This design comes from an exercise in tuning for small area on the open sky130 flow, not from production work.
Only simulation tests tie the RTL to the original design; equivalence was not proved.
Not every run is shown, and edits may drop behaviour that the tests do not exercise.
The clock cells of runs 2 to 6 come from the design's own scripts or RTL, not from TritonCTS.
The clock port is modelled as an ideal driver, which makes a skipped or thinned clock tree look cheaper than it is; a real chip needs a root buffer or a tree.

==> flow/design.v <==
module fq_div #(parameter N = 2)(
    input org_clk,
    input sys_rst_n,
    output reg div_n_clk
); 
    reg [63:0] count;
always @(posedge org_clk or negedge sys_rst_n) begin
    if (!sys_rst_n) begin
        div_n_clk <= 1'b0;
    end else if (count == N - 2) begin
        div_n_clk <= 1'b1;
    end else begin
        div_n_clk <= 1'b0;
    end
end
always @(posedge org_clk or negedge sys_rst_n) begin
    if (!sys_rst_n) begin
        count <= 0;
    end else if (count == N - 1) begin
        count <= 0;
    end else begin
        count <= count + 1;
    end
end
endmodule 
module cnt_nb #(
    parameter Max = 15,
    parameter Min = 0
)(
    input clk,
    input clk_en,
    input enable,
    input sys_rst_n,
    input U_D,  
    output reg [$clog2(Max + 1) - 1:0] cnt
);
    wire dir = U_D;
    always @(posedge clk or negedge sys_rst_n) begin
        if (!sys_rst_n) begin
            cnt <= Min;
        end else if (!clk_en) begin
            cnt <= cnt;
        end else if (!enable) begin
            cnt <= cnt;
        end else if (cnt == Max && dir == 0) begin
            cnt <= Min;
        end else if (cnt == Min && dir == 1) begin
            cnt <= Max;
        end else begin
            cnt <= (dir) ? cnt - 1 : cnt + 1;
        end
    end
endmodule
module PWM (
    input clk,
    input sys_rst_n,
    input [6:0] duty_cycle,  
    output reg out
);
wire [6:0] cnt;  
always @(*) begin
    if (!sys_rst_n) begin
        out = 0;
    end else begin
        out = (cnt <= duty_cycle);
    end
end
PWM_counter #(
    .Max(100),
    .Min(1)
) PWM_cnt (
    .clk(clk),
    .enable(1'b1),
    .sys_rst_n(sys_rst_n),
    .U_D(1'b0),  
    .cnt(cnt)
);
endmodule
module PWM_counter #(
    parameter Max = 15,
    parameter Min = 0
)(
    input clk,
    input enable,
    input sys_rst_n,
    input U_D,  
    output reg [$clog2(Max + 1) - 1:0] cnt
);
    wire dir = U_D;
    always @(posedge clk or negedge sys_rst_n) begin
        if (!sys_rst_n) begin
            cnt <= Min;
        end else if (!enable) begin
            cnt <= cnt;
        end else if (cnt == Max && dir == 0) begin
            cnt <= Min;
        end else if (cnt == Min && dir == 1) begin
            cnt <= Max;
        end else begin
            cnt <= (dir) ? cnt - 1 : cnt + 1;
        end
    end
endmodule
module top_module (
    input sys_clk,
    input sys_rst_n,
    output wire R,
    output wire G,
    output wire B
);
parameter [11:0] color_R = 12'b01_01_00_00_11_11;
parameter [11:0] color_G = 12'b00_00_11_11_01_01;
parameter [11:0] color_B = 12'b11_11_01_01_00_00;
parameter [7:0] color_init_R = 8'h32;
parameter [7:0] color_init_G = 8'h00;
parameter [7:0] color_init_B = 8'h00;
parameter state_max = 6;
parameter gradient_max = 25;
parameter duty_cycle_max = 100;
parameter N = duty_cycle_max * 100;  
reg [7:0] duty_cycle [0:2];
wire clk;
reg threshold;
wire [4:0] cnt;
wire [2:0] state;
integer i;
always @(posedge sys_clk or negedge sys_rst_n) begin
    if (!sys_rst_n)
        threshold <= 0;
    else if (!clk)
        threshold <= threshold;
    else
        threshold <= (cnt == gradient_max - 1);
end
fq_div #(.N(N)) div_clk (
    .org_clk(sys_clk),
    .sys_rst_n(sys_rst_n),
    .div_n_clk(clk)
);
cnt_nb #(.Max(gradient_max-1), .Min(0)) cnt_24 (
    .clk(sys_clk),
    .clk_en(clk),
    .sys_rst_n(sys_rst_n),
    .enable(1'b1),
    .U_D(1'b0),
    .cnt(cnt)
);
cnt_nb #(.Max(state_max-1), .Min(0)) cnt_5 (
    .clk(sys_clk),
    .clk_en(clk & ~threshold & (cnt == gradient_max - 1)),
    .sys_rst_n(sys_rst_n),
    .enable(1'b1),
    .U_D(1'b0),
    .cnt(state)
);
PWM pwmR (
    .clk(sys_clk),
    .sys_rst_n(sys_rst_n),
    .duty_cycle(duty_cycle[0]),
    .out(R)
);
PWM pwmG (
    .clk(sys_clk),
    .sys_rst_n(sys_rst_n),
    .duty_cycle(duty_cycle[1]),
    .out(G)
);
PWM pwmB (
    .clk(sys_clk),
    .sys_rst_n(sys_rst_n),
    .duty_cycle(duty_cycle[2]),
    .out(B)
);
always @(posedge sys_clk or negedge sys_rst_n) begin
    if (!sys_rst_n) begin
        duty_cycle[0] <= color_init_R;
        duty_cycle[1] <= color_init_G;
        duty_cycle[2] <= color_init_B;
    end else if (clk) begin
        for (i = 0; i < 3; i = i + 1) begin
            case ( (i == 0) ? color_R[state*2 +: 2] :
                   (i == 1) ? color_G[state*2 +: 2] :
                              color_B[state*2 +: 2] )
                2'b00: duty_cycle[i] <= duty_cycle[i];
                2'b01: duty_cycle[i] <= duty_cycle[i] + 1;
                2'b11: duty_cycle[i] <= duty_cycle[i] - 1;
                default: duty_cycle[i] <= duty_cycle[i];
            endcase
        end
    end
end
endmodule
==> flow/run.sh <==
#!/bin/bash
# synth_recipe.tcl (not shown) runs the flow's synth.tcl, then flattens the netlist and writes it again
# the make line also repeats each setting of config.mk as NAME=value (left out here)
make -C /OpenROAD-flow-scripts/flow DESIGN_CONFIG=/design/flow/config.mk WORK_HOME=/design/flow/orfs CLKGATE_MAP_FILE= SYNTH_SCRIPT=/design/flow/synth_recipe.tcl finish
==> flow/config.mk <==
export PLATFORM = sky130hd
export DESIGN_NAME = top_module
export DESIGN_NICKNAME = top_module
export VERILOG_FILES = /design/flow/design.v
export SDC_FILE = /design/flow/constraint.sdc
export NUM_CORES = 4
export LEC_CHECK = 0
export CAP_MARGIN = 20
export CORE_MARGIN = 2
export CORE_UTILIZATION = 40
export SLEW_MARGIN = 20
==> flow/constraint.sdc <==
create_clock -name core_clock -period 10.0 [get_ports {sys_clk}]
set_input_delay 2.0000 -clock core_clock [delete_from_list [all_inputs] [get_ports {sys_clk}]]
set_output_delay 2.0000 -clock core_clock [all_outputs]
set_load 0.01 [all_outputs]
Fig. 1: run 1, port wiring
Drawn at 3 px/um.
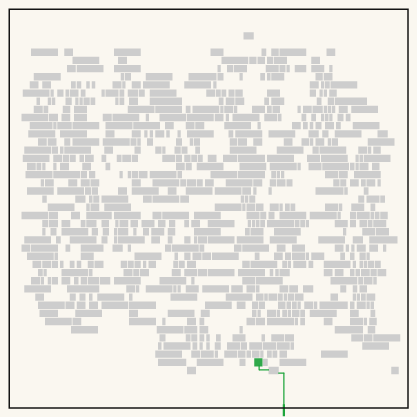
port	colour	bits	direction	end cells	buffers	wire
B	green	1	output	1	1	17.8 um
Port Buffers: 4
top-level I/O count: 5

Fig. 2: run 1, wiring by layer
Drawn at 4 px/um.
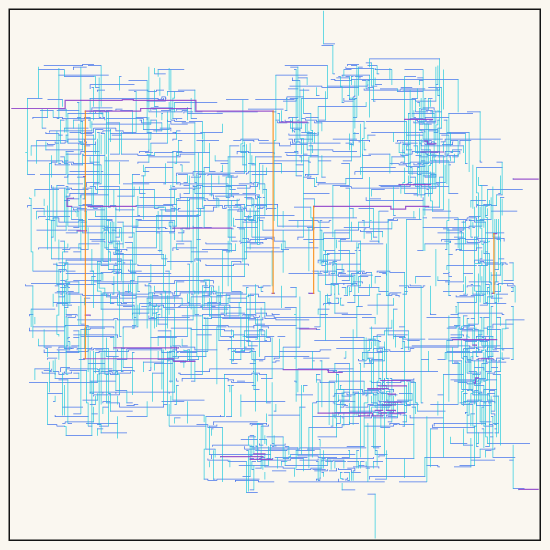
layer	colour	wire length
M1	blue	5850 um
M3	purple	365 um
M4	orange	144 um
M2	cyan	5970 um
total number of vias: 4758
GRT Total Usage: 15.2%
final wirelength: 12300 um
Avg WL per Cell: 13.8 um

Fig. 3: run 1, cells coloured by class
Drawn at 4 px/um.
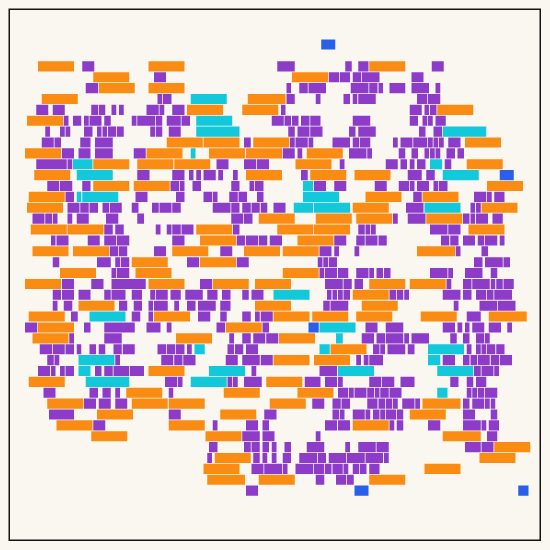
class	colour	cells
remaining logic cells	purple	524
clock drivers and dummy loads	cyan	32
registers	orange	116
remaining buffers and delay cells	blue	5
final instance area: 0.00745 mm2
fraction of area in registers: 39.1%
share of the core filled with cells: 46.5%

Fig. 4: run 1, signal routing as the flow saved it
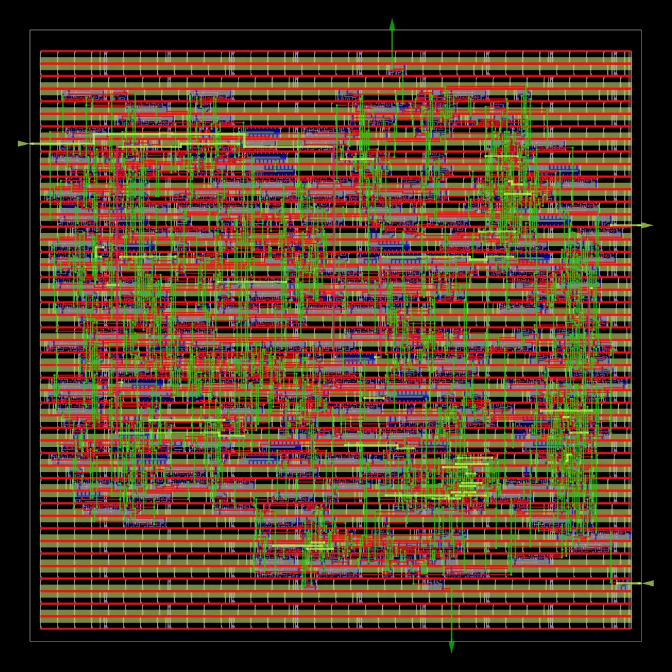
met3 wire length: 365 um
routed metal-1 wirelength: 5850 um
uppermost signal routing layer after detailed routing: met4

## run 1: layout make-up
type | count | area, um2 | share of cell area, %
Multi-Input combinational cell | 486 | 3470 | 46.6
Sequential cell | 116 | 2910 | 39.1
Clock buffer | 21 | 460 | 6.18
Tap cell | 216 | 270 | 3.63
Clock inverter | 11 | 151 | 2.03
Inverter | 38 | 143 | 1.92
Timing Repair Buffer | 5 | 45.0 | 0.605
## run 1: state kept, by name, summed over array words and instances, names as in the netlist
signal,cells
pwmB.PWM_cnt.cnt,7
cnt_24.cnt,5
duty_cycle,21
threshold,1
pwmR.PWM_cnt.cnt,7
div_clk.count,64
cnt_5.cnt,3
pwmG.PWM_cnt.cnt,7
div_clk.div_n_clk,1
## run 1: routing by layer
metal / up-vias / GRT usage, %
met4: 0 / 4.84
met5: - / 0
met2: 80 / 25.0
met3: 10 / 3.73
li1: 2348 / -
met1: 2320 / 19.7
==> summary.md, run 1 <==
• finished clean — status
• 7.29% — complex-gate fraction of the synthesized area
• 10.0 um2 — Post-Syn Area per Cell
• 0 — Resize count post-CTS
• 0.968% — fraction of synthesized area in multiplexers
• 0 — max-slew violation count
• 8.71% — fraction of layout cells with a size suffix above 1
• 22000 um — first-pass GRT wire length
• 0.0175 mm2 — Die ar.
• 4 — first-pass iteration count of the detailed router
• 0.939 ns — transition time at the pin with the least slew margin
• sky130_fd_sc_hd__dfrtp_1 — most common library cell in the layout ignoring fill and taps
• sys_rst_n — Worst setup startpoint
• 0 — number of routed nets with antenna violations
• sky130_fd_sc_hd__dfrtp_1 — commonest register cell after synthesis
• duty_cycle[2][6] — end of the worst register-to-register path
• 7.56 ns — R2R Setup Slk
• 116 — register bit count reported by yosys
• 17 — Inserted Clock Buffers
• 0 — max-capacitance violation count
• 61 — post-synthesis cell type count
• cnt_5.cnt[1] — start of the worst register-to-register path
• false — RSZ-0062 raised after global routing
• input port — category of the worst setup path launch point
• 4689 — vias in the first global route
• sky130_fd_sc_hd__buf_4 — Critical-path top delay cell
• 1514 — filler instances
• 13.7% — xor and xnor area share after synthesis
• input port to output port — Crit Path Class
• 132 um — Chip Height
• 0.00660 mm2 — post-synth design cell area
• register to register — Hold WC Path Type
• 699 — post-synth net total
• 2 — Bufs on Longest Clock Path
• 0.0146 ns — final setup skew
• buffers and inverters — cell family contributing the most delay on the critical path
• 5.55 ns — clock period minus worst slack
• G — Worst setup endpoint
• 100% — async set-reset flop share out of synthesis
• 0 — total global routing overflow
• 46 — number of core rows
• 8 — count of warnings emitted by yosys
• 0 — antenna violations before repair
• built — CTS tree
• 706 — number of nets in the finished design
• 3 — cell depth of the worst setup path
• 37.4% — Max-Slew Margin vs Limit
• 0 — Post-CTS Hold Buffers
• 23.1% — post-synthesis share of cell area spent on and, or, nand and nor gates
• 4.45 ns — crit path setup slack, layout
• 0 — count of endpoints failing setup in the final report
• 0.00684 mm2 — Area after DPL
• 0.0160 mm2 — floorplan core area
• 76 — CP Max Fanout
• 4.36 ns — pre-CTS setup slack
• 0.465 ns — hold slack
• 861 — DP Cell Count
• simple AND/OR/NAND/NOR gates — dominant combinational cell family by area after synthesis
• 132 um — die extent in x
• 110 x sky130_fd_sc_hd__dfrtp_1, 65 x sky130_fd_sc_hd__xnor2_1, 58 x sky130_fd_sc_hd__nor2_1 — most used cells in the layout excluding fill and tap cells
• 0 ns — final setup TNS
• 657 — number of instances in the synthesized netlist
• 0 — number of buffers added for setup after CTS
• 41.2% — starting density of the core
• 9 — path depth of the worst reg2reg path
• 0.41 ns — Clock Latency Late Sink
Fig. 5: run 1, placement density heat map
Drawn at 3 px/um. 13 x 13 tiles, from black (low) to pale yellow (high), 0 to 100% covered.
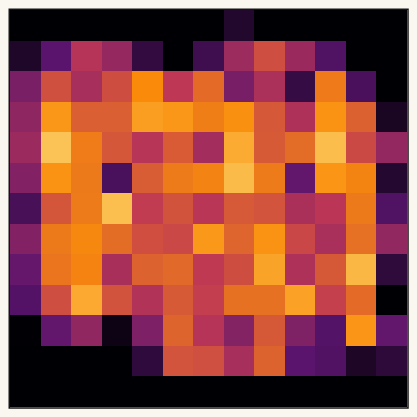

## Run 2: files that changed since run 1, shown whole
removed: flow/run.sh
==> flow/design.v <==
module top_module (
    input  sys_clk,
    input  sys_rst_n,
    output R,
    output G,
    output B
);
reg [6:0] qs;    
reg [6:0] ms;    
reg [5:0] us;    
reg [1:0] p;     
wire [6:0] q  = qs ^ 7'b0000111;
wire [6:0] m  = ms ^ 7'b0011100;
wire [5:0] uo = us ^ 6'b000111;
wire q_end = q[6] & q[5] & q[3] & q[1];        
wire [7:0] qt, mt;
wire [6:0] ut;
assign qt[0] = 1'b1;
assign mt[0] = q_end;
genvar i;
generate for (i = 0; i < 7; i = i + 1) begin : g_t
    assign qt[i+1] = qt[i] & q[i];
    assign mt[i+1] = mt[i] & m[i];
end endgenerate
wire step   = mt[7];                           
wire u_end  = uo[5] & uo[4] & uo[3];           
wire u_wrap = step & u_end;
assign ut[0] = step;
generate for (i = 0; i < 6; i = i + 1) begin : g_u
    assign ut[i+1] = ut[i] & uo[i];
end endgenerate
wire [6:0] qi = q ^ qt[6:0];     
wire [6:0] mi = m ^ mt[6:0];     
wire [5:0] ui = uo ^ ut[5:0];    
wire [6:0] qn = {qi[6] & ~q_end, qi[5] & ~q_end, qi[4], qi[3] & ~q_end,
                 qi[2] | q_end, qi[1:0]};
wire [6:0] mn = {mi[6:5], mi[4] | step, mi[3] | step, mi[2] | step, mi[1:0]};
wire [5:0] un = {ui[5] & ~u_wrap, ui[4] & ~u_wrap, ui[3] & ~u_wrap,
                 ui[2] | u_wrap, ui[1] | u_wrap, ui[0]};
always @(posedge sys_clk or negedge sys_rst_n) begin
    if (!sys_rst_n) begin
        qs <= 7'd0;
        ms <= 7'd0;
        us <= 6'd0;
        p  <= 2'd0;
    end else begin
        qs <= qn ^ 7'b0000111;
        ms <= mn ^ 7'b0011100;
        us <= un ^ 6'b000111;
        if (u_wrap)
            p <= {p[0], ~(p[1] | p[0])};
    end
end
wire [6:0] ca, cc;
assign ca[0] = 1'b0;
assign cc[0] = 1'b0;
generate for (i = 0; i < 6; i = i + 1) begin : g_cmp
    assign ca[i+1] = (uo[i] & ~q[i]) | (ca[i] & (uo[i] | ~q[i]));
    assign cc[i+1] = (uo[i] &  q[i]) | (cc[i] & (uo[i] |  q[i]));
end endgenerate
wire A = ~q[6] &  ca[6];    
wire C = ~q[6] & ~cc[6];    
wire p0 = ~(p[1] | p[0]);
assign R = (p0   & C) | (p[1] & A);
assign G = (p0   & A) | (p[0] & C);
assign B = (p[0] & A) | (p[1] & C);
endmodule
==> flow/flow/run.sh <==
#!/bin/bash
# Standard synthesis; then the combinational logic re-mapped for area with a
# few ABC scripts, keeping the smallest result (the registers stay as the
# standard synthesis made them); then the standard layout from floorplan to
# finish, with the smallest port buffers and a single clock buffer.
set -euo pipefail
R=orfs/results/$FLOW_PLATFORM/top_module/base
bash standard.sh synth > synth.log 2>&1
cp $R/1_2_yosys.v $R/1_2_yosys_std.v

LIB=$FLOW_HOME/platforms/$FLOW_PLATFORM/lib/sky130_fd_sc_hd__tt_025C_1v80.lib
DONTUSE=$(sed -n '/^export DONT_USE_CELLS/,/^#/p' $FLOW_HOME/platforms/$FLOW_PLATFORM/config.mk \
    | grep -o 'sky130_fd_sc_hd__[a-z0-9_]*' | sed 's/^/-dont_use /' | tr '\n' ' ')
mkdir -p remap
best=""
best_area=""
k=0
while IFS= read -r script; do
    [[ -z "$script" ]] && continue
    k=$((k + 1))
    echo "$script" | tr ';' '\n' > remap/s$k.abc
    sed -e "s|@DONTUSE@|$DONTUSE|g" -e "s|@LIB@|$LIB|g" -e "s|@IN@|$R/1_2_yosys_std.v|g" \
        -e "s|@OUT@|$PWD/remap/out$k.v|g" -e "s|@ABC@|$PWD/remap/s$k.abc|g" \
        flow/remap.ys > remap/r$k.ys
    if yosys -s remap/r$k.ys > remap/r$k.log 2>&1 && [[ -s remap/out$k.v ]]; then
        area=$(grep 'Chip area' remap/r$k.log | tail -1 | awk '{print $NF}')
        echo "script $k: $script: area $area" >> remap.log
        if [[ -z "$best" ]] || awk "BEGIN{exit !($area < $best_area)}"; then
            best=$k
            best_area=$area
        fi
    else
        echo "script $k: $script: failed" >> remap.log
    fi
done < flow/remap.scripts
if [[ -n "$best" ]]; then
    echo "using script $best, area $best_area" >> remap.log
    cp remap/out$best.v $R/1_2_yosys.v
else
    echo "using the standard synthesis" >> remap.log
fi
rm -f $R/1_synth.odb $R/1_synth.sdc

export BUFFER_PORTS_ARGS="-buffer_cell sky130_fd_sc_hd__buf_1"
export CTS_ARGS="-sink_clustering_enable -repair_clock_nets -dont_use_dummy_load"
export POST_CTS_TCL=$PWD/flow/one_clock_buffer.tcl
export ONE_CLOCK_PORT=sys_clk
export ONE_CLOCK_BUFFER=sky130_fd_sc_hd__buf_8
bash standard.sh > layout.log 2>&1
==> flow/flow/one_clock_buffer.tcl <==
# Sourced after CTS (POST_CTS_TCL). For a design this small one clock buffer
# can drive every register: replace the tree CTS built with a single buffer
# fed by the clock port and driving all clock sinks.
proc clock_sinks_and_buffers { net } {
  set sinks {}
  set bufs {}
  foreach it [$net getITerms] {
    if { ![$it isInputSignal] } { continue }
    set inst [$it getInst]
    set mname [[$inst getMaster] getName]
    if { [string match "sky130_fd_sc_hd__clkbuf_*" $mname] } {
      lappend bufs $inst
      set out [[$inst findITerm X] getNet]
      if { $out ne "NULL" } {
        lassign [clock_sinks_and_buffers $out] s b
        set sinks [concat $sinks $s]
        set bufs [concat $bufs $b]
      }
    } else {
      lappend sinks $it
    }
  }
  return [list $sinks $bufs]
}

set block [ord::get_db_block]
set clk [$block findNet $::env(ONE_CLOCK_PORT)]
lassign [clock_sinks_and_buffers $clk] sinks bufs
puts "one_clock_buffer: [llength $sinks] sinks, [llength $bufs] tree buffers removed"
set xs 0
set ys 0
foreach it $sinks {
  set loc [[$it getInst] getLocation]
  set xs [expr {$xs + [lindex $loc 0]}]
  set ys [expr {$ys + [lindex $loc 1]}]
  $it disconnect
}
foreach inst $bufs {
  set out [[$inst findITerm X] getNet]
  odb::dbInst_destroy $inst
  if { $out ne "NULL" && $out ne $clk } { odb::dbNet_destroy $out }
}
set net [odb::dbNet_create $block clknet_root]
$net setSigType CLOCK
foreach it $sinks { $it connect $net }
set master [[ord::get_db] findMaster $::env(ONE_CLOCK_BUFFER)]
set inst [odb::dbInst_create $block $master clkbuf_root]
[$inst findITerm A] connect $clk
[$inst findITerm X] connect $net
set n [llength $sinks]
$inst setLocation [expr {$xs / $n}] [expr {$ys / $n}]
$inst setPlacementStatus PLACED
detailed_placement
check_placement -verbose
estimate_parasitics -placement
report_check_types -max_slew -max_capacitance -violators
==> flow/flow/remap.scripts <==
strash; dch; map -a; mfs2; strash; dch; amap; mfs3 -a; topo
strash; dch; map -a; mfs2; strash; dch; map -a; mfs3 -a; topo
strash; dch; map -a; mfs2; strash; dch; map -a; topo; dnsize
strash; dch -f; map -a; mfs3 -a; mfs3 -a; topo; dnsize
strash; dch; map -a; mfs3 -a; topo
strash; dch; map -a; topo
==> flow/flow/remap.ys <==
# Re-map the combinational cells of the standard synthesis for area. The
# flip-flops stay as they are, with their names and cell types.
read_liberty -ignore_miss_func @LIB@
read_verilog @IN@
hierarchy -top top_module
stat
blackbox sky130_fd_sc_hd__df* sky130_fd_sc_hd__ed* sky130_fd_sc_hd__sd*
flatten
opt_clean
abc -liberty @LIB@ @DONTUSE@ -script @ABC@
opt_clean
hilomap -singleton -hicell sky130_fd_sc_hd__conb_1 HI -locell sky130_fd_sc_hd__conb_1 LO
splitnets
opt_clean -purge
stat -liberty @LIB@
check
write_verilog -noattr -nohex -nodec @OUT@
==> flow/standard.sh <==
#!/bin/bash
# synth_recipe.tcl (not shown) runs the flow's synth.tcl, then flattens the netlist and writes it again
# the make line also repeats each setting of config.mk as NAME=value (left out here)
make -C /OpenROAD-flow-scripts/flow DESIGN_CONFIG=/design/flow/config.mk WORK_HOME=/design/flow/orfs CLKGATE_MAP_FILE= SYNTH_SCRIPT=/design/flow/synth_recipe.tcl "${@:-finish}"
==> flow/config.mk <==
export PLATFORM = sky130hd
export DESIGN_NAME = top_module
export DESIGN_NICKNAME = top_module
export VERILOG_FILES = /design/flow/design.v
export SDC_FILE = /design/flow/constraint.sdc
export NUM_CORES = 4
export LEC_CHECK = 0
export CAP_MARGIN = 20
export CORE_AREA = 2.5 2.5 62.5 62.5
export DIE_AREA = 0 0 65 65
export GPL_TIMING_DRIVEN = 0
export PLACE_DENSITY = 0.9
export SLEW_MARGIN = 20
Fig. 6: run 2, placement density heat map
Drawn at 6 px/um. 6 x 6 tiles, from black (low) to pale yellow (high), 0 to 100% covered.
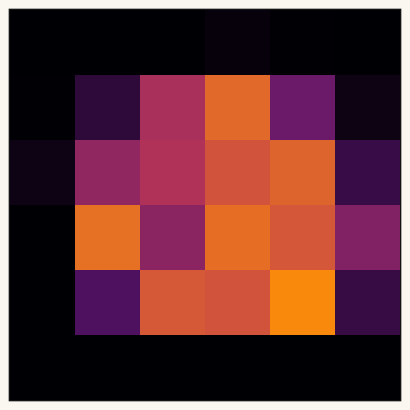
emptiest ninth of the die	top left
densest ninth of the die	middle
mean over tiles	24%
nearly empty tiles	42%
fullest tile	74%
floorplan core area: 0.00339 mm2
starting density of the core: 29.2%
share of the core filled with cells: 32.0%

Fig. 7: run 2, port wiring
Drawn at 6 px/um.
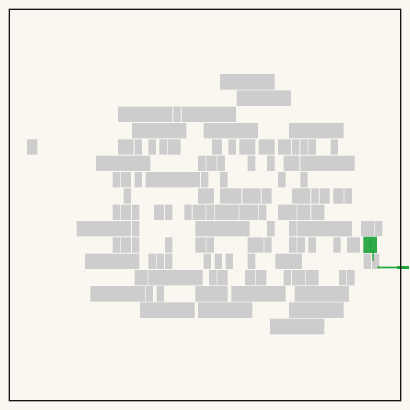
port	colour	bits	direction	end cells	buffers	wire
B	green	1	output	1	1	7.20 um

==> run 2 against run 1 <==
  * Fmax grew 45%
  * Largest cell class is now flip-flops and latches
  * Register-to-register slack lost 1.3 ns
  * Utilization shrank 15 points
  * Area after synthesis shrank 85%
  * Final cell count shrank 82%
  * Die area shrank 76%
  * Still clean
==> summary.md, run 2 <==
• 744 — total number of vias, was 4758
• 2970 um — first-pass GRT wire length, was 22000 um
• compound AO/OA/AOI/OAI gates — cell family contributing the most delay on the critical path, was buffers and inverters
• 9.79 um — Avg WL per Cell, was 13.8 um
• 6.09 ns — pre-CTS setup slack, was 4.36 ns
• 2.56% — fraction of layout cells with a size suffix above 1, was 8.71%
• 10 — cell depth of the worst setup path, was 3
• 0 — antenna violations before repair, unchanged
• 991 um2 — post-synth design cell area, was 0.00660 mm2
• 11.4% — global-route track usage on met1, was 19.7%
• false — RSZ-0062 raised after global routing, unchanged
• register to register — Hold WC Path Type, unchanged
• 114 — post-synth net total, was 699
• 112 — number of instances in the synthesized netlist, was 657
• 0 — number of routed nets with antenna violations, unchanged
• 0.00109 mm2 — final instance area, was 0.00745 mm2
• 65 um — Chip Height, was 132 um
• 0.495 ns — hold slack, was 0.465 ns
• 18 — path depth of the worst reg2reg path, was 9
• 4 — CP Max Fanout, was 76
• 1 — count of warnings emitted by yosys, was 8
• 0.838 ns — transition time at the pin with the least slew margin, was 0.939 ns
• finished clean — status, unchanged
• 0.14 ns — Clock Latency Late Sink, was 0.41 ns
• register to output port — Crit Path Class, was input port to output port
• met2 — busiest layer in global routing, unchanged
• 5 — top-level I/O count, unchanged
• 714 — vias in the first global route, was 4689
• 21 — number of core rows, was 46
• 8.93% — GRT Total Usage, was 15.2%
• 1600 um — final wirelength, was 12300 um
• 14.2% — GR Layer Usage met2, was 25.0%
• 3.82 ns — clock period minus worst slack, was 5.55 ns
• 0 ns — final setup TNS, unchanged
• 0 — count of endpoints failing setup in the final report, unchanged
• 0.00423 mm2 — Die ar., was 0.0175 mm2
• 43.6% — Max-Slew Margin vs Limit, was 37.4%
• 0 — max-slew violation count, unchanged
• sky130_fd_sc_hd__dfrtp_1 — Critical-path top delay cell, was sky130_fd_sc_hd__buf_4
[run 2: cell type report]
type	instances	area [um2]
Fill cell	357	2300
Sequential cell	22	551
Multi-Input combinational cell	71	375
Inverter	19	71.3
Tap cell	46	57.6
Timing Repair Buffer	4	16.3
Buffer	1	15.0
[run 2: final timing paths]
| path | from | to | slack (ns) |
|---|---|---|---|
| hold reg to reg | qs[0] | qs[0] | 0.49 |
| max in group asynchronous | sys_rst_n | us[3] | 7.86 |
| setup / recovery | qs[1] | R | 6.18 |
| hold / removal | qs[0] | qs[0] | 0.49 |
| min in group asynchronous | sys_rst_n | ms[1] | 1.81 |
| setup reg to reg | qs[5] | us[4] | 6.29 |
[run 2: layer usage]
layer | share of wire (%) | routed length, um | vias up
met4 | 1.3 | 21 | 0
li1 | - | - | 402
met3 | 3.8 | 61 | 2
met2 | 46 | 734 | 7
met5 | 0 | 0 | -
met1 | 49 | 778 | 333
Fig. 8: run 2, cells coloured by class
Drawn at 8 px/um.
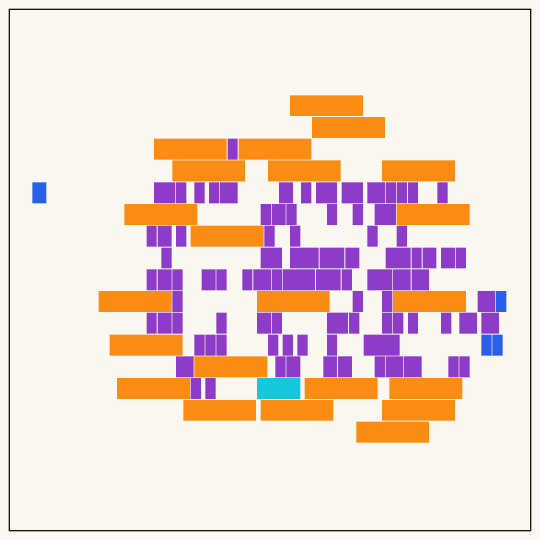

--- run 3 (diff from run 2) ---
--- a/flow/design.v
+++ b/flow/design.v
@@ -7,2 +7,6 @@
 );
+localparam [6:0] QMASK = 7'b0001111;
+localparam [6:0] MMASK = 7'b1010100;
+localparam [5:0] UMASK = 6'b000011;
+localparam [1:0] PMASK = 2'b00;
 reg [6:0] qs;    
@@ -10,6 +14,7 @@
 reg [5:0] us;    
-reg [1:0] p;     
-wire [6:0] q  = qs ^ 7'b0000111;
-wire [6:0] m  = ms ^ 7'b0011100;
-wire [5:0] uo = us ^ 6'b000111;
+reg [1:0] ps;    
+wire [1:0] p = ps ^ PMASK;
+wire [6:0] q  = qs ^ QMASK;
+wire [6:0] m  = ms ^ MMASK;
+wire [5:0] uo = us ^ UMASK;
 wire q_end = q[6] & q[5] & q[3] & q[1];        
@@ -41,12 +46,12 @@
     if (!sys_rst_n) begin
-        qs <= 7'd0;
-        ms <= 7'd0;
-        us <= 6'd0;
-        p  <= 2'd0;
+        qs <= 7'b0000111 ^ QMASK;
+        ms <= 7'b0011100 ^ MMASK;
+        us <= 6'b000111 ^ UMASK;
+        ps <= 2'b00 ^ PMASK;
     end else begin
-        qs <= qn ^ 7'b0000111;
-        ms <= mn ^ 7'b0011100;
-        us <= un ^ 6'b000111;
+        qs <= qn ^ QMASK;
+        ms <= mn ^ MMASK;
+        us <= un ^ UMASK;
         if (u_wrap)
-            p <= {p[0], ~(p[1] | p[0])};
+            ps <= {p[0], ~(p[1] | p[0])} ^ PMASK;
     end
--- a/flow/flow/remap.scripts
+++ b/flow/flow/remap.scripts
@@ -6 +6,4 @@
 strash; dch; map -a; topo
+strash; dch; map -a; mfs2; strash; dch; amap; mfs3 -a; strash; dch; amap; mfs3 -a; topo
+strash; dch; map -a; mfs2; strash; dch -f; amap; mfs3 -a; topo
+strash; dc2; dch; amap; mfs3 -a; topo
Fig. 9: run 3, cells coloured by class
Drawn at 8 px/um.
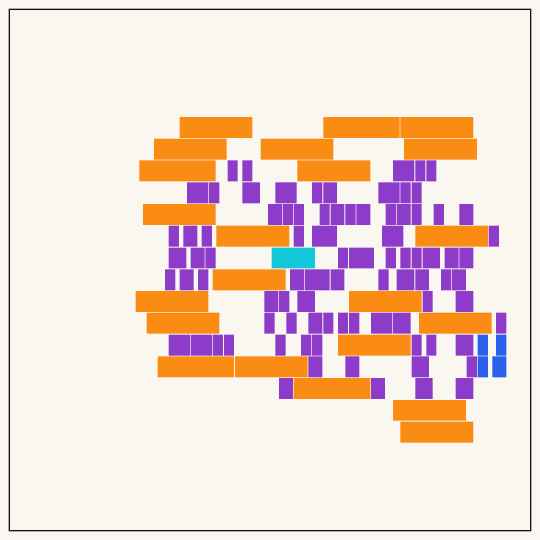
class	colour	cells
clock-net drivers	cyan	1
registers	orange	22
remaining buffers and delay cells	blue	4
remaining logic cells	purple	87
number of core rows: 21
fraction of area in registers: 51.9%

==> run 3 against run 2 <==
  * Largest cell class unchanged
  * Sequential share of layout area increased by 1.2 points
  * Worst setup slack got worse by 0.11 ns
  * Area after synthesis decreased by 1.0%
  * Still clean
  * Final cell count decreased by 1.8%
  * Wire length increased by 5.9%
==> summary.md, run 3 <==
• 1 — Hold Path Depth, unchanged
• 0 ns — final setup TNS, unchanged
• 8.00 ns — Crit path required time, about the same
• 5 — top-level I/O count, unchanged
• register to register — Hold WC Path Type, unchanged
• 2 — sum of buffers and inverters on the critical path, unchanged
• 4 — first-pass iteration count of the detailed router, unchanged
• 254 MHz — Peak Freq, was 262 MHz
• 23 — largest net degree at the start of global routing, unchanged
• false — RSZ-0062 raised after global routing, unchanged
• 22 — Clock Sinks, unchanged
• 9.18% — GRT Total Usage, was 8.93%
• register to output port — Crit Path Class, unchanged
• 59.5% — Max-Slew Margin vs Limit, was 43.6%
• 6.07 ns — crit path setup slack, layout, was 6.18 ns
• 65 um — Chip Height, unchanged
• 160 — number of standard cells in the final layout excluding fillers, was 163
• 9.00 um2 — Post-Syn Area per Cell, was 8.85 um2
• 770 — total number of vias, was 744
• 1690 um — final wirelength, was 1600 um
• sky130_fd_sc_hd__nor2_1 — most common library cell in the layout ignoring fill and taps, unchanged
• us[5] — end of the worst register-to-register path, was us[4]
• 0 — Antenna diodes, unchanged
• 4 — CP Max Fanout, unchanged
• 0.11 ns — clock transition at the register clock pins on the worst setup and hold paths after CTS, about the same
• 21 x sky130_fd_sc_hd__nor2_1, 18 x sky130_fd_sc_hd__dfrtp_1, 13 x sky130_fd_sc_hd__clkinv_1 — most used cells in the layout excluding fill and tap cells, was 25 x sky130_fd_sc_hd__nor2_1, 22 x sky130_fd_sc_hd__dfrtp_1, 19 x sky130_fd_sc_hd__clkinv_1
• 39.3% — portion of the clock cycle consumed by the worst path in the final layout, was 38.2%
• compound AO/OA/AOI/OAI gates — cell family contributing the most delay on the critical path, unchanged
• 109 — number of instances in the synthesized netlist, was 112
• 0 — total global routing overflow, unchanged
• 981 um2 — post-synth design cell area, was 991 um2
• 4 — Port Buffers, unchanged
• 0.774 — Final GP Congestion, was 0.803
• sky130_fd_sc_hd__a221oi_1 — Crit path top cell by count, was sky130_fd_sc_hd__a21oi_1
• 0 — max-capacitance violation count, unchanged
• 556 um2 — Sequential cell area, was 551 um2
• 15 — path depth of the worst reg2reg path, was 18
• 111 — post-synth net total, was 114
• 0.00105 mm2 — Area after DPL, was 0.00106 mm2
• 0.14 ns — Clock Latency Late Sink, about the same
• output port — nature of the critical path endpoint, unchanged
• qs[5] — start of the worst register-to-register path, unchanged
• 5.26% — fraction of layout cells with a size suffix above 1, was 2.56%
• 4.81 — average via count per standard cell, was 4.56
• 10.6 um — Avg WL per Cell, was 9.79 um
• ms[5] — hold_sp, was qs[0]
• clkinv_1, a22oi_1, a221oi_1, a221oi_1, nor2_1, a21oi_1, o21ai_0, o22ai_1, buf_1 — cell breakdown of the critical path, was clkinv_1, a22oi_1, a221o_1, o221ai_1, o21ai_0, a21oi_1, a21oi_1, nand2_1, o22ai_1, buf_1
• 6.30 ns — pre-CTS setup slack, was 6.09 ns
• 1240 um — estimated wirelength of the detail-placed design, was 1210 um
• 6.60 ns — R2R Setup Slk, was 6.29 ns
• 1 — count of warnings emitted by yosys, unchanged
• 0.00107 mm2 — final instance area, was 0.00109 mm2
• 0 — max-slew violation count, unchanged
• 377 um2 — area occupied by multi-input gates, was 375 um2
• finished clean — status, unchanged
• 0 — Final Hold Fails, unchanged
• ms (7), qs (7), us (6) — largest registers in the final layout, unchanged
• 159 — DP Cell Count, was 162
• 0.603 ns — transition time at the pin with the least slew margin, was 0.838 ns
• 9.06% — area added between synthesis and finish, was 9.60%
• 0.00423 mm2 — Die ar., unchanged
• 65 um — die extent in x, unchanged
• 733 — vias in the first global route, was 714
• ms[5] — worst min-delay path endpoint, was qs[0]
• 0.00339 mm2 — floorplan core area, unchanged
• 0 — count of endpoints failing setup in the final report, unchanged
• 3.93 ns — clock period minus worst slack, was 3.82 ns
• 0 — number of routed nets with antenna violations, unchanged
• 0.505 ns — hold slack, was 0.495 ns
• sky130_fd_sc_hd__dfrtp_1 — Critical-path top delay cell, unchanged
• register — category of the worst setup path launch point, unchanged
• 118 — number of nets in the finished design, was 121
• 0 — residual DRC count, unchanged
• 3080 um — first-pass GRT wire length, was 2970 um
• 1.93 ns — data arrival time of the critical path, was 1.82 ns
• 359 — filler instances, was 357
• 44 — starting DRC count in detailed routing, was 31
• 0.00121 ns — final setup skew, was 0.00192 ns
• 0 — antenna violations before repair, unchanged
• 0.43 ns — Worst path max stage delay, was 0.42 ns
Fig. 10: run 3, placement density heat map
Drawn at 6 px/um. 6 x 6 tiles, from black (low) to pale yellow (high), 0 to 100% covered.
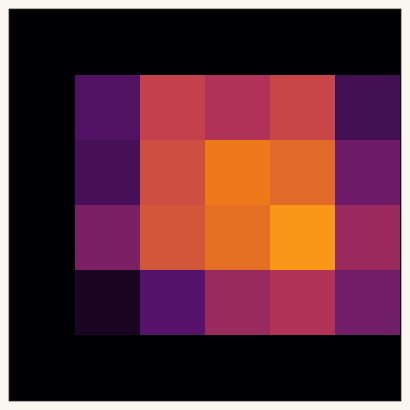
share of the core filled with cells: 31.6%
starting density of the core: 28.9%

## run 3: cell types whose count changed in the layout (fill, tap and decap cells not counted), sizes merged, moves of 2 or more
| cell | previous run | this run |
|---|---|---|
| dfrtp | 22 | 18 |
| dfstp | 0 | 4 |
| nor4 | 2 | 0 |
| clkinv | 19 | 13 |
| nor3 | 0 | 3 |
| o21ai | 4 | 10 |
| nor2 | 25 | 21 |
## run 3: final cells by class
| class | instances | share of cell area, % |
|---|---|---|
| multi-input combinational | 74 | 35.2 |
| timing repair buffer | 4 | 1.52 |
| sequential | 22 | 51.9 |
| inverter | 13 | 4.56 |
| tap | 46 | 5.38 |
| buffer | 1 | 1.40 |
## run 3: routing by layer
metal	routed length, um	track usage, %	up-vias
met3	47	2.08	2
met5	0	0	-
met1	788	10.4	365
met4	12	1.60	0
met2	841	17.5	7
li1	-	-	396
## run 3: worst max-delay path by stage
stage | start | end | slack, ns | cells past startpoint
global placement | us[2] | B | 6.34 | 8
detailed placement | us[2] | B | 6.30 | 8
floorplan | us[2] | B | 6.54 | 7
global route | qs[1] | B | 5.84 | 9
finish | qs[1] | B | 6.07 | 9
Fig. 11: run 3, wiring by layer
Drawn at 8 px/um.
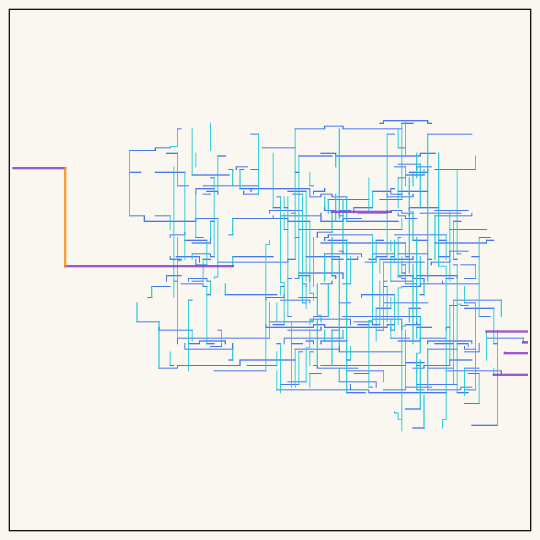

--- run 4 (diff from run 3) ---
--- a/flow/flow/remap.scripts
+++ b/flow/flow/remap.scripts
@@ -9 +9,2 @@
 strash; dc2; dch; amap; mfs3 -a; topo
+strash; &get -n; &dc2; &put; map -a; mfs2; strash; dch; amap; mfs3 -a; topo
Fig. 12: run 4, wiring by layer
Drawn at 8 px/um.
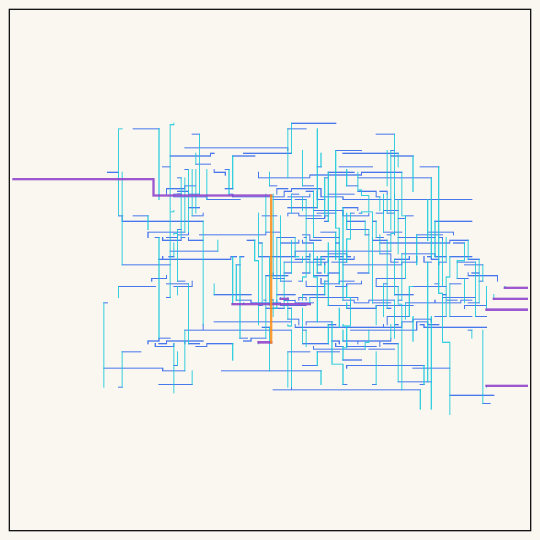
layer	colour	wire length
M2	cyan	793 um
M1	blue	768 um
M3	purple	63.3 um
M4	orange	18.4 um
total number of vias: 759
Avg WL per Cell: 10.2 um

Fig. 13: run 4, port wiring
Drawn at 6 px/um.
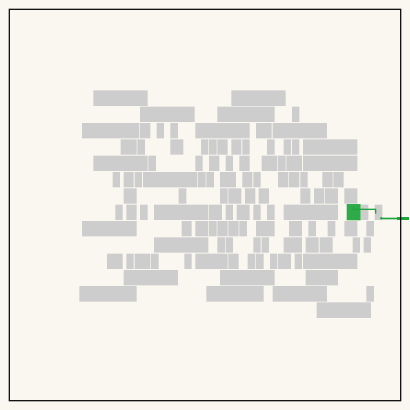
port	colour	bits	direction	end cells	buffers	wire
B	green	1	output	1	1	7.60 um

==> run 4 against run 3 <==
  * Highest routed layer unchanged
  * Largest cell class unchanged
  * Clock skew is 0.0014 ns higher
  * Critical path depth stayed put
  * Cell area is 1.1% higher
==> summary.md, run 4 <==
• finished clean — status, unchanged
• 0.14 ns — Clock Latency Late Sink, about the same
• 9 — cell depth of the worst setup path, unchanged
• 4 — Port Buffers, unchanged
• 0 — count of endpoints failing setup in the final report, unchanged
• 65 um — die extent in x, unchanged
• 18 x sky130_fd_sc_hd__nor2_1, 18 x sky130_fd_sc_hd__dfrtp_1, 14 x sky130_fd_sc_hd__nand2_1 — most used cells in the layout excluding fill and tap cells, was 21 x sky130_fd_sc_hd__nor2_1, 18 x sky130_fd_sc_hd__dfrtp_1, 13 x sky130_fd_sc_hd__clkinv_1
• 8.98 um2 — Post-Syn Area per Cell, was 9.00 um2
• 0 ns — final setup TNS, unchanged
• 22 — final sequential cell count, unchanged
• 0.00256 ns — final setup skew, was 0.00121 ns
• 4 — first-pass iteration count of the detailed router, unchanged
• 38.3% — portion of the clock cycle consumed by the worst path in the final layout, was 39.3%
• 978 um2 — post-synth design cell area, was 981 um2
• register to register — Hold WC Path Type, unchanged
• qs[1] — Worst setup startpoint, unchanged
• us[4] — end of the worst register-to-register path, was us[5]
• 357 — filler instances, was 359
• 742 — vias in the first global route, was 733
• 46 — Well Taps, unchanged
• 119 — number of nets in the finished design, was 118
• 378 um2 — area occupied by multi-input gates, was 377 um2
• 75 — multi-input logic cell count, was 74
• sky130_fd_sc_hd__dfrtp_1 — Critical-path top delay cell, unchanged
• 4.71 — average via count per standard cell, was 4.81
• 28.9% — starting density of the core, about the same
• flip-flops and latches — most area-hungry cell class in the final design, unchanged
• ms[5] — hold_sp, unchanged
• 161 — number of standard cells in the final layout excluding fillers, was 160
• 10.5% — area added between synthesis and finish, was 9.06%
• 21 — number of core rows, unchanged
• 0.801 — Final GP Congestion, was 0.774
• 3.83 ns — clock period minus worst slack, was 3.93 ns
• 1640 um — final wirelength, was 1690 um
• 5.22% — fraction of layout cells with a size suffix above 1, was 5.26%
• 2 — sum of buffers and inverters on the critical path, unchanged
• 0.11 ns — clock transition at the register clock pins on the worst setup and hold paths after CTS, about the same
• 31.9% — share of the core filled with cells, was 31.6%
• 160 — DP Cell Count, was 159
• register to output port — Crit Path Class, unchanged
• 8.96% — GRT Total Usage, was 9.18%
• 0 — total global routing overflow, unchanged
• 6.35 ns — R2R Setup Slk, was 6.60 ns
• 4 — CP Max Fanout, unchanged
• 0 — max-slew violation count, unchanged
• 0.00423 mm2 — Die ar., unchanged
• 0.00339 mm2 — floorplan core area, unchanged
## run 4: cell count changes in the layout (fill, tap and decap cells not counted), sizes merged
| cell | before | now |
|---|---|---|
| nor4b | 0 | 1 |
| a221oi | 2 | 0 |
| o221ai | 1 | 0 |
| clkinv | 13 | 12 |
| a211oi | 2 | 1 |
| nand4 | 1 | 0 |
| a21oi | 8 | 9 |
| o32ai | 0 | 1 |
| buf | 5 | 6 |
| a31oi | 0 | 1 |
| nor2 | 21 | 18 |
| o21ai | 10 | 8 |
| o22ai | 8 | 11 |
| nand2 | 10 | 14 |
## run 4: through the flow
stage / area [um2] / hold WS (ns)
global placement: 1050 / 0.474
floorplan: 978 / 0.461
finish: 1080 / 0.500
detailed placement: 1070 / 0.480
global route: 1080 / 0.541
## run 4: metal layers
metal  wire length, um  track usage (%)
met1               768             11.5
met2               792             14.8
met3                63             2.08
met4                18             2.93
met5                 0                0
Fig. 14: run 4, placement density heat map
Drawn at 6 px/um. 6 x 6 tiles, from black (low) to pale yellow (high), 0 to 100% covered.
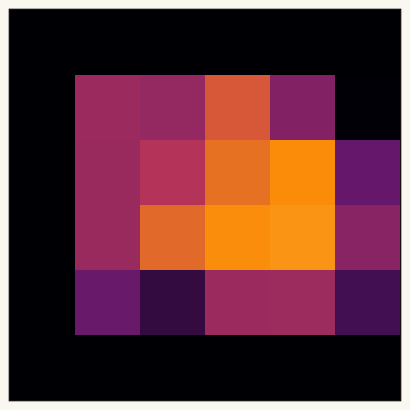

--- run 5 (diff from run 4) ---
--- a/flow/flow/run.sh
+++ b/flow/flow/run.sh
@@ -4,3 +4,3 @@
 # standard synthesis made them); then the standard layout from floorplan to
-# finish, with the smallest port buffers and a single clock buffer.
+# finish, with small port buffers and a single clock buffer.
 set -euo pipefail
@@ -43,3 +43,4 @@
 
-export BUFFER_PORTS_ARGS="-buffer_cell sky130_fd_sc_hd__buf_1"
+export PRE_GLOBAL_PLACE_TCL=$PWD/flow/input_buffers.tcl
+export BUFFER_PORTS_ARGS="-outputs -buffer_cell sky130_fd_sc_hd__buf_1"
 export CTS_ARGS="-sink_clustering_enable -repair_clock_nets -dont_use_dummy_load"
==> flow/flow/input_buffers.tcl (new file) <==
# Sourced before global placement (PRE_GLOBAL_PLACE_TCL): buffer the input
# ports with buf_2, which can drive the reset net's 22 flip-flop pins within
# the slew and capacitance limits; ORFS then buffers only the outputs.
buffer_ports -inputs -buffer_cell sky130_fd_sc_hd__buf_2
Fig. 15: run 5, placement density heat map
Drawn at 6 px/um. 6 x 6 tiles, from black (low) to pale yellow (high), 0 to 100% covered.
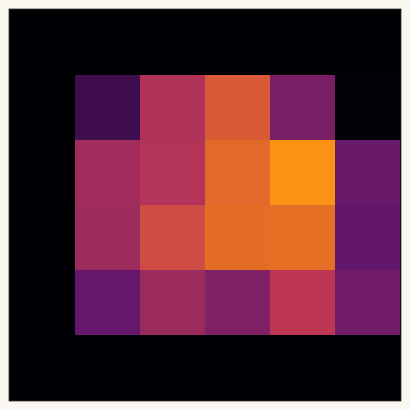
mean over tiles	24%
densest ninth of the die	middle
tiles over 75% full	2.8%
emptiest ninth of the die	top left
nearly empty tiles	47%
starting density of the core: 28.9%
share of the core filled with cells: 31.5%

==> run 5 against run 4 <==
  * Critical path depth shrank 1
  * Final cell count fell by 0.62%
  * Via count shrank 3.8%
  * Global-route usage fell by 0.93 points
  * Clock skew is essentially flat
  * Still clean on timing, DRC and antenna
  * Wire length shrank 3.1%
==> summary.md, run 5 <==
• 65 um — Chip Height, unchanged
• 0 — total global routing overflow, unchanged
• 0.00291 ns — final setup skew, was 0.00256 ns
• 4 — first-pass iteration count of the detailed router, unchanged
• 38.0% — portion of the clock cycle consumed by the worst path in the final layout, was 38.3%
• 0.504 ns — hold slack, was 0.500 ns
• 5.26% — fraction of layout cells with a size suffix above 1, was 5.22%
• 5 — top-level I/O count, unchanged
• 65 um — die extent in x, unchanged
• 18 x sky130_fd_sc_hd__nor2_1, 18 x sky130_fd_sc_hd__dfrtp_1, 14 x sky130_fd_sc_hd__nand2_1 — most used cells in the layout excluding fill and tap cells, unchanged
• output port — nature of the critical path endpoint, unchanged
• us[2] — Worst setup startpoint, was qs[1]
• 0 — Antenna diodes, unchanged
• 8.00 ns — Crit path required time, about the same
• 2 — sum of buffers and inverters on the critical path, unchanged
• 1.80 ns — data arrival time of the critical path, was 1.83 ns
• 4.56 — average via count per standard cell, was 4.71
• 0.12 ns — clock transition at the register clock pins on the worst setup and hold paths after CTS, was 0.11 ns
• finished clean — status, unchanged
• 730 — total number of vias, was 759
• 1 — count of warnings emitted by yosys, unchanged
• 0.58 ns — Worst path max stage delay, was 0.44 ns
• sky130_fd_sc_hd__dfstp_2 — Critical-path top delay cell, was sky130_fd_sc_hd__dfrtp_1
• 6.20 ns — crit path setup slack, layout, was 6.17 ns
• 0.14 ns — Clock Latency Late Sink, about the same
• 2700 um — first-pass GRT wire length, was 3040 um
• 4 — CP Max Fanout, unchanged
• 0 — antenna violations before repair, unchanged
• 9.08% — area added between synthesis and finish, was 10.5%
• clkinv_1, o22ai_1, a31oi_1, a21oi_1, a21oi_1, o21ai_0, o22ai_1, buf_1 — cell breakdown of the critical path, was clkinv_1, o22ai_1, a22oi_1, a21oi_1, o21ai_0, a22oi_1, o21ai_0, o22ai_1, buf_1
• 263 MHz — Peak Freq, was 261 MHz
• ms (7), qs (7), us (6) — largest registers in the final layout, unchanged
• 1190 um — estimated wirelength of the detail-placed design, was 1250 um
• 14 — starting DRC count in detailed routing, was 37
• 23 — largest net degree at the start of global routing, unchanged
• 0 — number of routed nets with antenna violations, unchanged
• 6.35 ns — pre-CTS setup slack, was 6.36 ns
• 44.7% — Max-Slew Margin vs Limit, was 48.2%
• 660 — vias in the first global route, was 742
• 1590 um — final wirelength, was 1640 um
• false — RSZ-0062 raised after global routing, unchanged
Fig. 16: run 5, cells coloured by class
Drawn at 8 px/um.
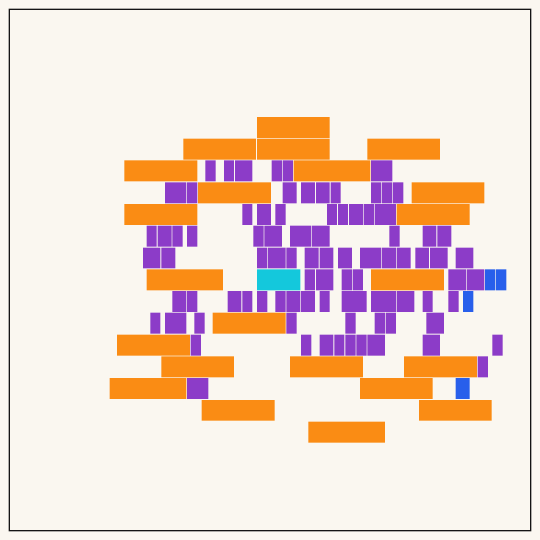
class	colour	cells
remaining buffers and delay cells	blue	4
clock-net drivers	cyan	1
remaining logic cells	purple	87
registers	orange	22
fraction of area in registers: 52.1%
final instance area: 0.00107 mm2

==> run 5: changes by cell type in the layout (fill, tap and decap cells not counted) <==
cell | before | now
sky130_fd_sc_hd__buf_1 | 4 | 3
sky130_fd_sc_hd__buf_8 | 2 | 1
sky130_fd_sc_hd__buf_2 | 0 | 1
==> run 5: final timing paths <==
path	end	slack (ns)	cells past startpoint
min	ms[1]	0.50	1
max	R	6.20	8
max in group asynchronous	us[2]	7.86	1
max reg2reg	us[4]	6.31	13
min reg2reg	ms[1]	0.50	1
min in group asynchronous	ps[0]	1.80	1
==> run 5: layer usage <==
metal | global-route usage [%] | routed length (um)
met4 | 1.60 | 10
met5 | 0 | 0
met3 | 2.08 | 56
met1 | 9.87 | 784
met2 | 14.2 | 740
==> run 5: final cells by class <==
cell class / instances / area [um2]
well taps: 46 / 57.6
multi-input cells: 75 / 378
plain buffers: 1 / 15.0
fillers: 343 / 2320
inverters: 12 / 45.0
repair buffers: 4 / 16.3
flip-flops and latches: 22 / 556
Fig. 17: run 5, wiring by layer
Drawn at 8 px/um.
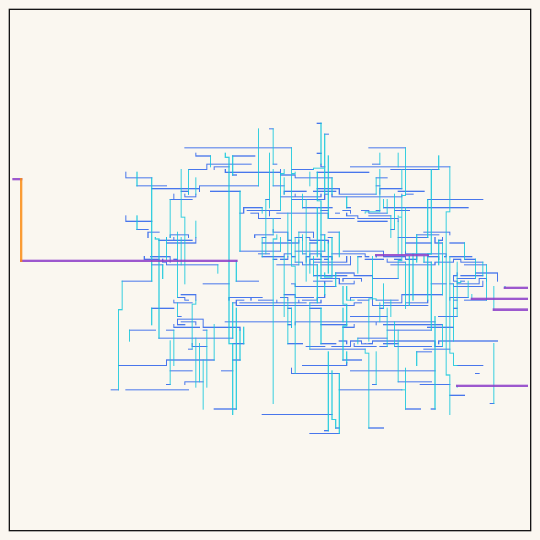

--- run 6 (diff from run 5) ---
--- a/flow/design.v
+++ b/flow/design.v
@@ -7,6 +7,6 @@
 );
-localparam [6:0] QMASK = 7'b0001111;
+localparam [6:0] QMASK = 7'b0000110;
 localparam [6:0] MMASK = 7'b1010100;
 localparam [5:0] UMASK = 6'b000011;
-localparam [1:0] PMASK = 2'b00;
+localparam [1:0] PMASK = 2'b10;
 reg [6:0] qs;    
@@ -16,3 +16,4 @@
 wire [1:0] p = ps ^ PMASK;
-wire [6:0] q  = qs ^ QMASK;
+wire [6:0] qg = qs ^ QMASK;           
+wire [6:0] q  = {qg[6:2], qg[1], qg[1] ^ qg[0]};
 wire [6:0] m  = ms ^ MMASK;
@@ -46,3 +47,3 @@
     if (!sys_rst_n) begin
-        qs <= 7'b0000111 ^ QMASK;
+        qs <= 7'b0000110 ^ QMASK;
         ms <= 7'b0011100 ^ MMASK;
@@ -51,3 +52,3 @@
     end else begin
-        qs <= qn ^ QMASK;
+        qs <= {qn[6:2], qn[1], qn[1] ^ qn[0]} ^ QMASK;
         ms <= mn ^ MMASK;
Fig. 18: run 6, wiring by layer
Drawn at 8 px/um.
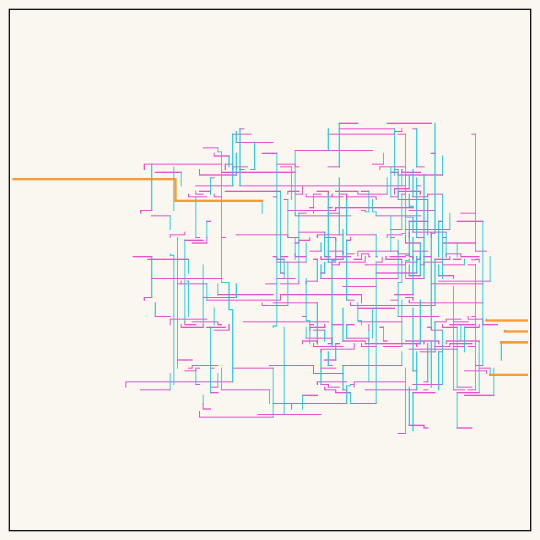
layer	colour	wire length
M2	cyan	737 um
M1	magenta	779 um
M3	orange	49.3 um
final wirelength: 1570 um
GRT Total Usage: 8.15%
Avg WL per Cell: 9.84 um
total number of vias: 738

Fig. 19: run 6, placement density heat map
Drawn at 6 px/um. 6 x 6 tiles, from black (low) to pale yellow (high), 0 to 100% covered.
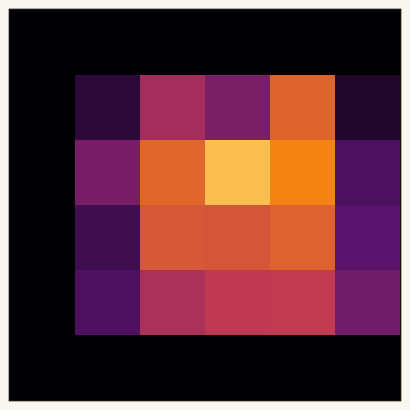
share of the core filled with cells: 31.5%
starting density of the core: 28.8%

==> run 6 against run 5 <==
  * Still clean
  * Die area stayed put
  * Wire length shrank 1.6%
  * Fmax up 0.90%
  * Sequential cell count stayed put
  * Worst hold slack got worse by 0.055 ns
  * Register-to-register slack better by 0.05 ns
  * Area after synthesis shrank 0.13%
  * Cell area shrank 0.12%
  * Critical endpoint is now B
==> summary.md, run 6 <==
• 677 — vias in the first global route, was 660
• 37.6% — portion of the clock cycle consumed by the worst path in the final layout, was 38.0%
• sky130_fd_sc_hd__o22ai_1 — Crit path top cell by count
• 21 x sky130_fd_sc_hd__nor2_1, 18 x sky130_fd_sc_hd__dfrtp_1, 13 x sky130_fd_sc_hd__clkinv_1 — most used cells in the layout excluding fill and tap cells, was 18 x sky130_fd_sc_hd__nor2_1, 18 x sky130_fd_sc_hd__dfrtp_1, 14 x sky130_fd_sc_hd__nand2_1
• 22 — final sequential cell count, unchanged
• 0.12 ns — clock transition at the register clock pins on the worst setup and hold paths after CTS, about the same
• 6.36 ns — R2R Setup Slk, was 6.31 ns
• 13 — path depth of the worst reg2reg path, unchanged
• 38 — starting DRC count in detailed routing, was 14
• 779 um — routed metal-1 wirelength, was 784 um
• 0.14 ns — Clock Latency Late Sink, about the same
• register to register — Hold WC Path Type, unchanged
• flip-flops and latches — most area-hungry cell class in the final design, unchanged
• 108 — number of instances in the synthesized netlist, was 109
• 52.1% — fraction of area in registers, about the same
• register to output port — Crit Path Class, unchanged
• 0.00380 ns — final setup skew, was 0.00291 ns
• 0.55 ns — Worst path max stage delay, was 0.58 ns
• sky130_fd_sc_hd__nor2_1 — most common library cell in the layout ignoring fill and taps
• 977 um2 — post-synth design cell area, was 978 um2
• 737 um — met2 routed wirelength, was 740 um
• 48.3% — Max-Slew Margin vs Limit, was 44.7%
• 0.00339 mm2 — floorplan core area, unchanged
• 49 um — met3 wire length, was 56 um
• 556 um2 — Sequential cell area, unchanged
• 0 — total global routing overflow, unchanged
• 3.76 ns — clock period minus worst slack, was 3.80 ns
• ps[1] — worst min-delay path endpoint, was ms[1]
• 0 — count of endpoints failing setup in the final report, unchanged
• finished clean — status, unchanged
• 1.76 ns — data arrival time of the critical path, was 1.80 ns
• false — RSZ-0062 raised after global routing, unchanged
• compound AO/OA/AOI/OAI gates — cell family contributing the most delay on the critical path, unchanged
• output port — nature of the critical path endpoint, unchanged
• 2800 um — first-pass GRT wire length, was 2700 um
• 110 — post-synth net total, was 111
• 1200 um — estimated wirelength of the detail-placed design, was 1190 um
• ps[0] — hold_sp, was ms[1]
• 21 — number of core rows, unchanged
• 266 MHz — Peak Freq, was 263 MHz
-- run 6: cell types whose count changed in the layout (fill, tap and decap cells not counted), moves of 2 or more --
cell / change
sky130_fd_sc_hd__a211oi_1: +2
sky130_fd_sc_hd__nor2_1: +3
sky130_fd_sc_hd__o22ai_1: -3
sky130_fd_sc_hd__nand2_1: -3
sky130_fd_sc_hd__o21a_1: +2
sky130_fd_sc_hd__a21oi_1: -2
-- run 6: how the worst max path moves through the flow --
stage          start  endpoint  slack [ns]  cells past startpoint
6_report       us[2]         B        6.24                      9
5_1_grt        qs[5]     us[3]        5.80                     13
3_5_place_dp   qs[5]     us[3]        6.31                     13
3_3_place_gp   qs[5]     us[3]        6.42                     13
2_1_floorplan  us[2]         B        6.66                      8
-- run 6: layer usage --
layer	up-vias	GRT usage, %
li1	385	-
met1	348	9.88
met2	5	14.9
met3	0	2.08
met4	0	0.798
met5	-	0
-- run 6: through the flow --
step	setup WS [ns]	util (%)	instances	area, um2
global placement	6.42	31.0	158	1050
floorplan	6.66	-	108	977
detailed placement	6.31	31.0	158	1050
finish	6.24	31.5	159	1070
global route	5.80	31.5	159	1070

port drivers added, routing unchanged:
No port has a modelled driver above. Below, the same layouts with a new extraction and two added sets of constraints. Step 1 (the two cells are an assumption about what drives the block):
set clk [get_ports {sys_clk}]
set_driving_cell -lib_cell sky130_fd_sc_hd__clkbuf_16 $clk
set_driving_cell -lib_cell sky130_fd_sc_hd__buf_2 [delete_from_list [all_inputs] $clk]
Step 2 times the ports against the registers' clock, not the clock port: input delays grow and output delays shrink by t, the midpoint of the rising clock arrivals with the driver on. Slacks: no drivers / after step 1 / after step 2; pairs: no drivers / after step 1.
| run | t (ns) | setup WS [ns] | slew at the worst register clock pin (ns) |
|---|---|---|---|
| run 1 | 0.444 | 4.452 / 4.427 / 4.427 | 0.06 / 0.06 |
| run 2 | 0.168 | 6.177 / 6.146 / 6.288 | 0.11 / 0.11 |
| run 3 | 0.164 | 6.067 / 6.039 / 6.203 | 0.11 / 0.11 |
| run 4 | 0.167 | 6.174 / 6.143 / 6.310 | 0.11 / 0.11 |
| run 5 | 0.166 | 6.204 / 6.177 / 6.307 | 0.12 / 0.12 |
| run 6 | 0.165 | 6.238 / 6.211 / 6.361 | 0.12 / 0.12 |
After both steps every run listed still meets setup and hold. The setup slack of run 1, which loses most, moves by -0.025 ns with the drivers and by -0.025 ns with both steps.
